Context: an optimization exercise on an open-source flow, tuned for small area and a short achievable clock period. The choices shown serve that exercise and are no tape-out recipe. Function was checked by simulation only, so behaviour that the tests miss may differ from the original. Not every run is shown, and edits may drop behaviour that the tests do not exercise.

--- flow/run.sh ---
#!/bin/bash
# synth_recipe.tcl (not shown) runs the flow's synth.tcl, then flattens the netlist and writes it again
# the make line also repeats each setting of config.mk as NAME=value (left out here)
make -C /OpenROAD-flow-scripts/flow DESIGN_CONFIG=/design/flow/config.mk WORK_HOME=/design/flow/orfs CLKGATE_MAP_FILE= SYNTH_SCRIPT=/design/flow/synth_recipe.tcl finish
--- flow/config.mk ---
export PLATFORM = sky130hd
export DESIGN_NAME = wb_lms
export DESIGN_NICKNAME = wb_lms
export VERILOG_FILES = /design/flow/design.v
export SDC_FILE = /design/flow/constraint.sdc
export NUM_CORES = 4
export LEC_CHECK = 0
export CAP_MARGIN = 20
export CORE_MARGIN = 2
export CORE_UTILIZATION = 40
export SLEW_MARGIN = 20
--- flow/constraint.sdc ---
create_clock -name core_clock -period 10.0 [get_ports {Clk}]
set_input_delay 2.0000 -clock core_clock [delete_from_list [all_inputs] [get_ports {Clk}]]
set_output_delay 2.0000 -clock core_clock [all_outputs]
set_load 0.01 [all_outputs]
--- flow/design.v ---
module LMS (
    input Clk,
    input Rst,
    input mode_train,                  
    input signed [15:0] x_in,         
    input signed [15:0] d_in,         
    output signed [15:0] y_out,       
    output signed [15:0] err,         
    output signed [15:0] w0, w1, w2, w3  
);
    parameter signed [15:0] gamma = 16'b0000100000000000;  
    reg signed [15:0] wn[0:3];  
    reg signed [15:0] x[0:3];   
    reg signed [15:0] err_reg;
    always @(posedge Clk or posedge Rst) begin
        if (Rst) begin
            x[0]<=16'sd0; x[1]<=16'sd0; x[2]<=16'sd0; x[3]<=16'sd0;
        end else begin
            x[3]<=x[2];
            x[2]<=x[1];
            x[1]<=x[0];
            x[0]<=x_in;
        end
    end
    wire signed [31:0] y_acc = $signed(wn[0])*x[0] +
                               $signed(wn[1])*x[1] +
                               $signed(wn[2])*x[2] +
                               $signed(wn[3])*x[3];
    assign y_out = y_acc[27:12];
    always @(posedge Clk or posedge Rst) begin
        if (Rst)
            err_reg <= 16'sd0;
        else if (mode_train)
            err_reg <= d_in - y_out;
        else
            err_reg <= 16'sd0;
    end
    assign err = err_reg;
    wire signed [31:0] p0 = $signed(err_reg) * x[0];
    wire signed [31:0] p1 = $signed(err_reg) * x[1];
    wire signed [31:0] p2 = $signed(err_reg) * x[2];
    wire signed [31:0] p3 = $signed(err_reg) * x[3];
    wire signed [15:0] p0_q = p0[27:12];
    wire signed [15:0] p1_q = p1[27:12];
    wire signed [15:0] p2_q = p2[27:12];
    wire signed [15:0] p3_q = p3[27:12];
    wire signed [31:0] m0_long = $signed(gamma) * $signed(p0_q);
    wire signed [31:0] m1_long = $signed(gamma) * $signed(p1_q);
    wire signed [31:0] m2_long = $signed(gamma) * $signed(p2_q);
    wire signed [31:0] m3_long = $signed(gamma) * $signed(p3_q);
    wire signed [15:0] m0 = m0_long[27:12];
    wire signed [15:0] m1 = m1_long[27:12];
    wire signed [15:0] m2 = m2_long[27:12];
    wire signed [15:0] m3 = m3_long[27:12];
    wire signed [15:0] wn_u0 = wn[0] + m0;
    wire signed [15:0] wn_u1 = wn[1] + m1;
    wire signed [15:0] wn_u2 = wn[2] + m2;
    wire signed [15:0] wn_u3 = wn[3] + m3;
    always @(posedge Clk or posedge Rst) begin
        if (Rst)
            {wn[0],wn[1],wn[2],wn[3]} <= 64'sd0;
        else if (mode_train)
            {wn[0],wn[1],wn[2],wn[3]} <= {wn_u0,wn_u1,wn_u2,wn_u3};
    end
    assign w0=wn[0];
    assign w1=wn[1];
    assign w2=wn[2];
    assign w3=wn[3];
endmodule
module wb_lms (
    input  wire        Clk,
    input  wire        Rst,
    input  wire        wb_cyc_i,
    input  wire        wb_stb_i,
    input  wire        wb_we_i,
    input  wire [31:0] wb_adr_i,
    input  wire [15:0] wb_dat_i,
    output reg  [15:0] wb_dat_o,
    output reg         wb_ack_o,
    output reg         irq_o
);
    reg signed [15:0] x_in_reg, d_in_reg;
    reg mode_train_reg;
    wire signed [15:0] y_out, err, w0, w1, w2, w3;
    LMS dut (
        .Clk(Clk),
        .Rst(Rst),
        .mode_train(mode_train_reg),
        .x_in(x_in_reg),
        .d_in(d_in_reg),
        .y_out(y_out),
        .err(err),
        .w0(w0),
        .w1(w1),
        .w2(w2),
        .w3(w3)
    );
    always @(posedge Clk or posedge Rst) begin
        if (Rst) begin
            wb_ack_o       <= 0;
            wb_dat_o       <= 0;
            irq_o          <= 0;
            x_in_reg       <= 0;
            d_in_reg       <= 0;
            mode_train_reg <= 0;
        end else begin
            wb_ack_o <= 0;
            irq_o    <= 0;
            if (wb_cyc_i && wb_stb_i && !wb_ack_o) begin
                wb_ack_o <= 1;
                if (wb_we_i) begin
                    case (wb_adr_i[5:2])
                        4'h0: x_in_reg       <= wb_dat_i;
                        4'h1: d_in_reg       <= wb_dat_i;
                        4'h2: mode_train_reg <= wb_dat_i[0];  
                    endcase
                    irq_o <= 1;  
                end else begin
                    case (wb_adr_i[5:2])
                        4'h3: wb_dat_o <= y_out;
                        4'h4: wb_dat_o <= err;
                        4'h5: wb_dat_o <= w0;
                        4'h6: wb_dat_o <= w1;
                        4'h7: wb_dat_o <= w2;
                        4'h8: wb_dat_o <= w3;
                        default: wb_dat_o <= 16'd0;
                    endcase
                end
            end
        end
    end
endmodule
**Run 1: signal wires on met4**

Supply wires on this layer in gray. Cells faint in the background.
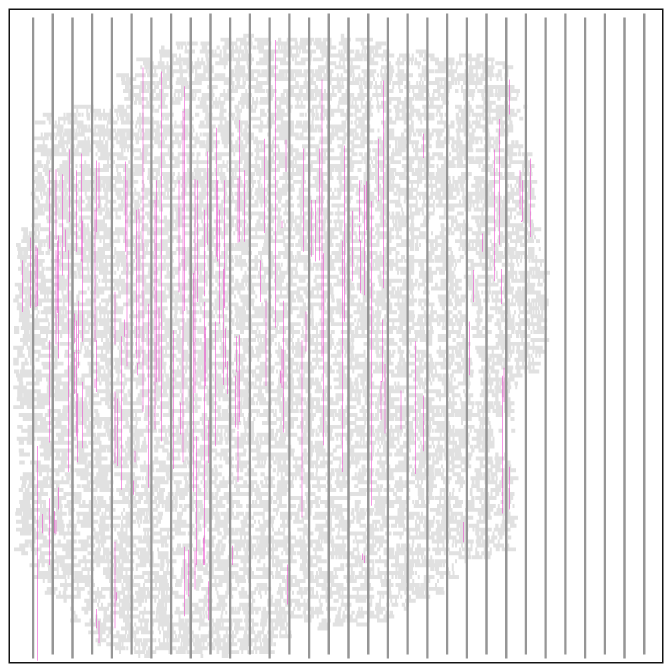
main direction: vertical
longest straight run: 254 um
wire length on this layer: 8980 um
nets with wire on the layer: 112
share of all routed wire: 4.1%
Routed WL: 221500 um
vias: 54932

**Run 1: layout detail**

Window x 204 to 244, y 294 to 334 um. Cells in gray, sequential cells in the stronger gray; small squares are vias.
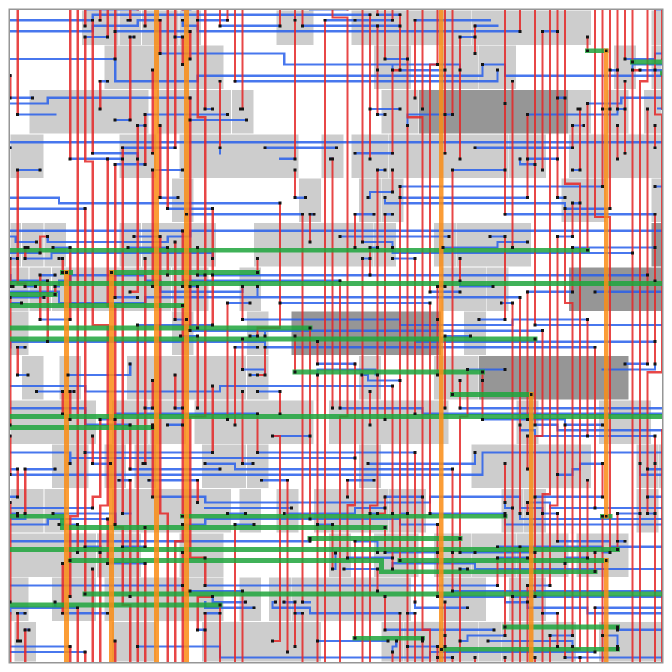
legend:
  green:
    layer: metal 3
  orange:
    layer: metal 4
  blue:
    layer: metal 1
  red:
    layer: metal 2
netlist names of flops here include: dut.x (3), dut.wn (1)
sequential cells in the window: 4
cells with their middle in the window: 108
most frequent: inv_1 (31), and2_1 (19), fa_1 (18)

**Run 1: M3 wires**

Bar = 100 um. Cells faint in the background.
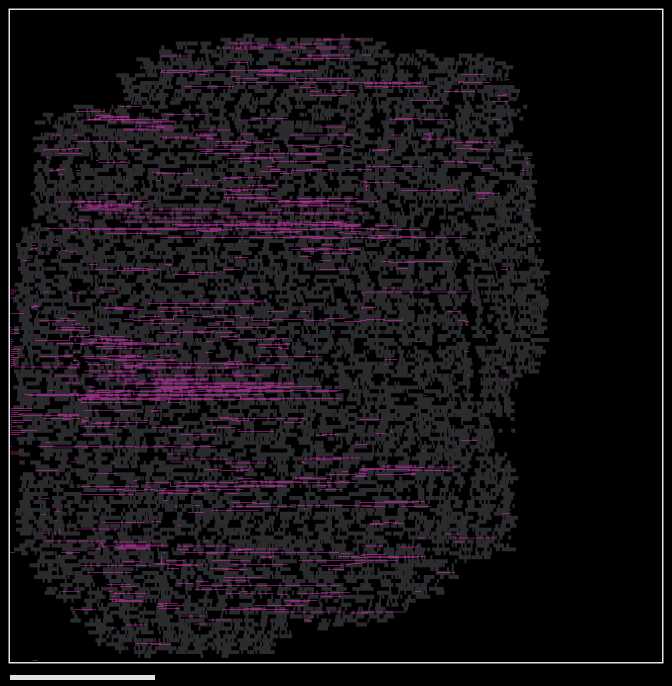
nets with wire on the layer: 471
longest straight run: 210 um
share of all routed wire: 6.2%
met3 Track Usage GR: 0.03439

==> results.json, run 1 <==
{
  "outcome": "timing/DRC/antenna clean",
  "slew_viol_final": 0,
  "final_common_cell": "inv_1",
  "grt_pass1_wl_um": 358000,
  "syn_nets": 10970,
  "multiInputGateArea_um2": 64930,
  "period_share": 0.9712,
  "clkbuf_count": 19,
  "relSlewSlack": 0.2459,
  "drcViolationCount": 0,
  "cts.repair.resized": 3,
  "cap_violations": 0,
  "dp.cells": 10984,
  "hpwl_um": 184800,
  "seqCellArea_um2": 4940,
  "skew_ns": 0.04946,
  "max_slew.worst_pin.slew_ns": 1.131,
  "dpl_cell_area_um2": 84220,
  "hp-start": "x_in_reg[9]",
  "buffer_area_frac": 0.03885,
  "place_ws_ns": -0.002646,
  "r2r_end": "dut.err_reg[15]",
  "multi_input_area_share": 0.7633,
  "finalHoldViolCount": 0,
  "r2r_cells": 32,
  "synthTopCellsByArea": "fa_1 (50%), inv_1 (10%), ha_1 (9.6%), and2_1 (7.4%), dfrtp_1 (6.2%)",
  "overflow": 0,
  "critPathBufInv": 4,
  "rsz0062_at_grt": "yes",
  "design_area_um2": 85060,
  "cts.sinks": 195,
  "cts_setup_buffers": 0,
  "nFlopsAndLatches": 195,
  "antenna_found_initial": 7,
  "yosysTopAreaCell": "fa_1",
  "viasPerCell": 4.980,
  "synthSimpleGateAreaFrac": 0.1455,
  "synth-xor-area-share": 0.03170,
  "inv_count": 2129,
  "htreeDepth": 4,
  "final_cell_mix": "inv_1 (2124), fa_1 (1982), nand2_1 (1012)",
  "antenna-diode-count": 5,
  "startpoint_type": "register",
  "area_delta_synth_final_pct": 7.497,
  "holdPathStages": 0,
  "clk_pin_slew_ns": 0.08,
  "utilization": 0.4318,
  "cts_hold_buf": 0,
  "cpPeakStageDelay_ns": 0.69,
  "r2r-start": "dut.wn[1][6]",
  "drt_iter0_markers": 3467,
  "clock_path_buffers": 2,
  "timing.fmax_ghz": 0.1030,
  "crit_path_end_kind": "register",
  "dieArea_um2": 201400,
  "grt_pass1_vias": 61604,
  "syn-cell-area_um2": 79130,
  "crit_family": "adder cells",
  "multi_input_cells": 5620,
  "avgSynthCellArea_um2": 9.500,
  "fin_cells": 11030,
  "synth_edf_count": 0,
  "synth_top_cells_by_count": "inv_1 (2126), fa_1 (1983), nand2_1 (1012), and2_1 (932), ha_1 (605)",
  "ys_seq_elements": 195,
  "synth_top_area_frac": 0.5017,
  "cts_tree": "yes",
  "largest_cell_class": "multi-input combinational cells",
  "synth_flop_cell": "dfrtp_1",
  "setup_violations": 0,
  "yosysSeqAreaShare": 0.06167,
  "firstDrtPassIters": 8,
  "clock_area_frac": 0.006707,
  "critPathRequiredTime_ns": 10.45,
  "start_util": 0.4016,
  "cts_root_buf": "clkbuf_16",
  "async_flop_share": 1.000,
  "arrival_ns": 10.16,
  "hp-class": "register to register",
  "wl_per_cell_um": 20.09,
  "grt_max_degree": 116,
  "hold-path-endpoint": "dut.x[0][9]",
  "yosysMostFrequentCell": "inv_1",
  "drt.antenna.violating_nets": 0,
  "cp_max_fo": 9,
  "synthMuxAreaShare": 0.01422,
  "cts_made_buffers": 17,
  "synth_cells": 8329,
  "drive_above_1_share": 0.06846,
  "die_w_um": 448.8,
  "synth_compound_area_frac": 0.03019,
  "io_buffer_count": 42,
  "tns_ns": 0,
  "fin_nets": 11013,
  "synth_warnings": 4,
  "netlist-cell-type-count": 77,
  "path_class": "register to register",
  "rrSetupSlack_ns": 0.29,
  "fin_ws_ns": 0.2882,
  "synth_top_family_by_area": "adder cells",
  "nWellTaps": 2640,
  "io_pins": 71,
  "rows": 163,
  "die_y_um": 448.8,
  "clk_latency_ns": 0.57,
  "yosys.area_share.adder": 0.5973,
  "num-nonclk-buffers": 409,
  "crit_top_cell": "fa_1",
  "fp.coreArea_um2": 197000,
  "crit_slowest_cell": "dfrtp_1",
  "grt_util_all_layers": 0.2301,
  "whs_ns": 0.3789,
  "num-fill-cells": 19192,
  "seq_share": 0.05807,
  "fin_crit_ns": 9.712,
  "place_congestion": 0.9296
}
-- run 1: how the worst max path moves through the flow --
| stage | start | to | slack, ns | cells after the start |
|---|---|---|---|---|
| 2_1_floorplan | dut.wn[3][5] | dut.err_reg[15] | 0.75 | 39 |
| 3_3_place_gp | dut.x[2][4] | dut.err_reg[15] | 0.06 | 34 |
| 3_5_place_dp | dut.x[2][4] | dut.err_reg[15] | -0.003 | 34 |
| 4_1_cts | dut.x[3][3] | dut.err_reg[15] | 0.04 | 38 |
| 5_1_grt | dut.x[3][4] | dut.err_reg[15] | -0.13 | 37 |
| 6_report | dut.wn[1][6] | dut.err_reg[15] | 0.29 | 32 |
-- run 1: layer usage --
| metal | vias up | global-route usage | wire, um |
|---|---|---|---|
| met5 | - | 0 | 0 |
| met4 | 0 | 0.08286 | 8978 |
| met3 | 307 | 0.03439 | 13780 |
| met2 | 1625 | 0.3818 | 106700 |
| met1 | 28942 | 0.3061 | 92030 |
| li1 | 24058 | - | - |
==> run 2: too many edits to list; what changed since run 1 <==
flow/design.v: 132 -> 3029 lines; modules unchanged: 1
  LMS: edited, 69 -> 2966 lines
**Run 2: M3 wires**

Bar = 100 um. Cells faint in the background.
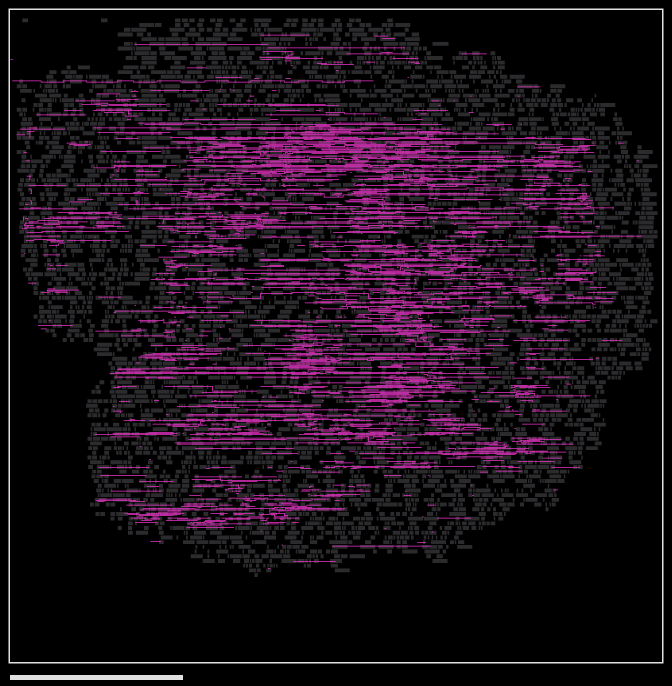
main direction: horizontal
share of all routed wire: 12%
wire length on this layer: 25.1 mm
met3 Track Usage GR: 0.08655
Routed WL: 207600 um
vias: 45959

**Run 2: signal wires on met4**

Supply wires on this layer in gray. Cells faint in the background.
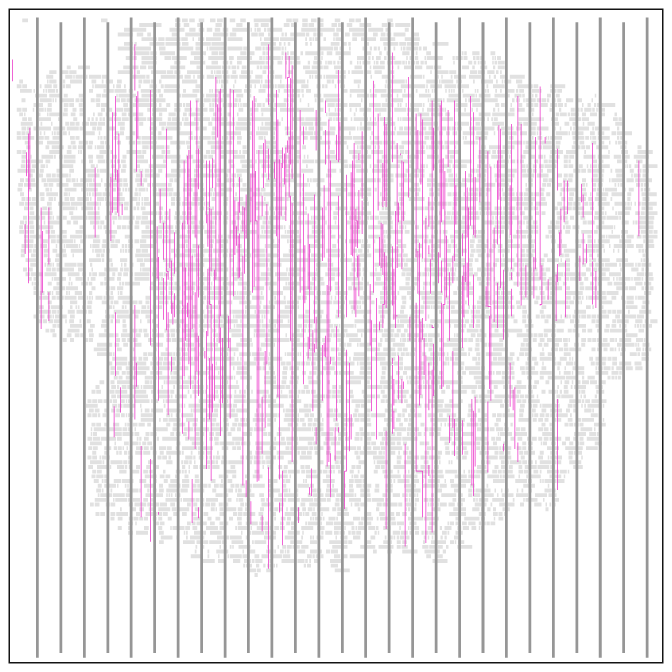
nets with wire on the layer: 232
wire length on this layer: 13900 um
longest straight run: 198 um

==> results.json, run 2 <==
{
  "final_cell_mix": "a22oi_1 (943), inv_1 (894), xnor2_1 (854)",
  "place_ws_ns": 1.494,
  "grt_pass1_vias": 47611,
  "synth_warnings": 2,
  "critPathLaunch": "dut.x0_two[3]",
  "antenna_found_initial": 5,
  "firstDrtPassIters": 11,
  "relSlewSlack": 0.1973,
  "synth_cells": 5983,
  "wl_met3_um": 25130,
  "grt_max_degree": 125,
  "hpwl_um": 151400,
  "cp_num_cells": 32,
  "finalHoldViolCount": 0,
  "period_share": 0.8704,
  "skew_ns": 0.03835,
  "critPathBufInv": 4,
  "cts.sinks": 227,
  "crit_slowest_cell": "dfrtp_1",
  "rrSetupSlack_ns": 1.30,
  "setup_violations": 0,
  "ys_seq_elements": 227,
  "crit_top_cell": "fa_1",
  "cpPeakStageDelay_ns": 0.96,
  "drt.antenna.violating_nets": 0,
  "clk_latency_ns": 0.63,
  "critPathRequiredTime_ns": 10.51,
  "netlist-cell-type-count": 76,
  "busiest_layer": "met2",
  "fp.coreArea_um2": 137800,
  "hp-start": "x_in_reg[0]",
  "crit_path_end": "dut.err_reg[15]",
  "outcome": "timing/DRC/antenna clean",
  "overflow": 0,
  "yosysMostFrequentCell": "a22oi_1",
  "design_area_um2": 59200,
  "io_buffer_count": 42,
  "synth_edf_count": 0,
  "area_delta_synth_final_pct": 6.225,
  "io_pins": 71,
  "startpoint_type": "register",
  "grt_util_all_layers": 0.2920,
  "max_slew.worst_pin.slew_ns": 1.204,
  "r2r_end": "dut.err_reg[15]",
  "yosysTopAreaCell": "fa_1",
  "wl_met2_um": 89820,
  "die_y_um": 377.3,
  "crit_path_end_kind": "register",
  "fin_nets": 6917,
  "grt_use_met1": 0.3758,
  "top_layer": "met5",
  "syn-cell-area_um2": 55730,
  "r2r_cells": 32,
  "clk_pin_slew_ns": 0.06,
  "viasPerCell": 6.116,
  "crit_family": "adder cells",
  "dieArea_um2": 142300,
  "path_class": "register to register",
  "htreeDepth": 2,
  "async_flop_share": 1.000,
  "cts.repair.resized": 0,
  "hp-class": "register to register",
  "cts_setup_buffers": 0,
  "final_common_cell": "a22oi_1",
  "dpl_cell_area_um2": 57900,
  "avgSynthCellArea_um2": 9.316,
  "yosysSeqAreaShare": 0.1019,
  "synthTopCellsByArea": "fa_1 (30%), xnor2_1 (13%), a22oi_1 (13%), dfrtp_1 (10%), ha_1 (7.6%)",
  "rows": 136,
  "drt_iter0_markers": 5910,
  "cts_tree": "yes",
  "synth_top_area_frac": 0.3006,
  "fin_ws_ns": 1.296,
  "slew_viol_final": 0,
  "drcViolationCount": 0,
  "tns_ns": 0,
  "wl_per_cell_um": 27.63,
  "cap_violations": 0,
  "drive_above_1_share": 0.07453,
  "cts_made_buffers": 35,
  "m1WireLength_um": 78760,
  "holdPathStages": 0,
  "die_w_um": 377.3,
  "place_congestion": 1.050,
  "hold-path-endpoint": "dut.x0_one[0]",
  "grt_pass1_wl_um": 310300,
  "syn_nets": 7210,
  "clock_path_buffers": 3,
  "synth_top_cells_by_count": "a22oi_1 (943), inv_1 (895), xnor2_1 (854), fa_1 (837), clkbuf_1 (423)",
  "cp_max_fo": 18,
  "fin_crit_ns": 8.704,
  "cts_hold_buf": 0,
  "start_util": 0.4044,
  "timing.fmax_ghz": 0.1149,
  "cts_root_buf": "clkbuf_16",
  "arrival_ns": 9.22,
  "met2_usage": 0.4369,
  "r2r-start": "dut.x0_two[3]",
  "rsz0062_at_grt": "no",
  "synth_flop_cell": "dfrtp_1"
}
## run 2: metrics by stage
step	util	hold WS, ns	cells
2_1_floorplan	-	0.3487	5983
3_3_place_gp	0.4201	0.4469	7447
3_5_place_dp	0.4201	0.4561	7447
4_1_cts	0.4294	0.4673	7510
5_1_grt	0.4294	0.4762	7510
6_report	0.4295	0.4656	7515
## run 2: logic make-up after synthesis
group / count (synthesis) / share of synthesized area
AND/OR/NAND/NOR: 388 / 0.03230
multiplexers: 96 / 0.01919
AO/OA/AOI/OAI: 1396 / 0.1800
adder cells (fa/ha/maj): 1174 / 0.3763
flip-flops: 227 / 0.1019
XOR/XNOR: 1204 / 0.1893
buffers and inverters: 1498 / 0.1010
## run 2: layout make-up
class	instances	area, um^2
fill	13428	78630
multi-input combinational	4258	44430
sequential	227	5724
inverter	912	3431
tap	1794	2245
timing repair buffer	256	2064
clock buffer	40	934.6
clock inverter	23	360.3
antenna	5	12.51

re-timing with driven ports:
The flow's constraints put no driver on any port. The routed layouts listed below were extracted and timed again, unchanged, in two steps.
Step 1 sets driving cells, clkbuf_16 on the clock port and buf_2 on the other inputs (assumed; they add their load-dependent delay and slew).
Step 2 moves the port delays by t, midway between the first and last clock arrival at a register: inputs arrive t later, outputs are due t later. That takes back most of the time a late clock gives input paths.
Three values: no drivers, after step 1, after step 2; two values: the first two.
run | shift t [ns] | slack for setup (ns) | clock arrival spread, ns | worst register clock-pin slew, ns
run 1 | 0.636 | 0.288 / 0.288 / 0.288 | 0.049 / 0.050 | 0.12 / 0.12
run 2 | 0.694 | 1.296 / 1.296 / 1.296 | 0.038 / 0.038 | 0.07 / 0.07
After both steps every run listed still meets setup and hold.
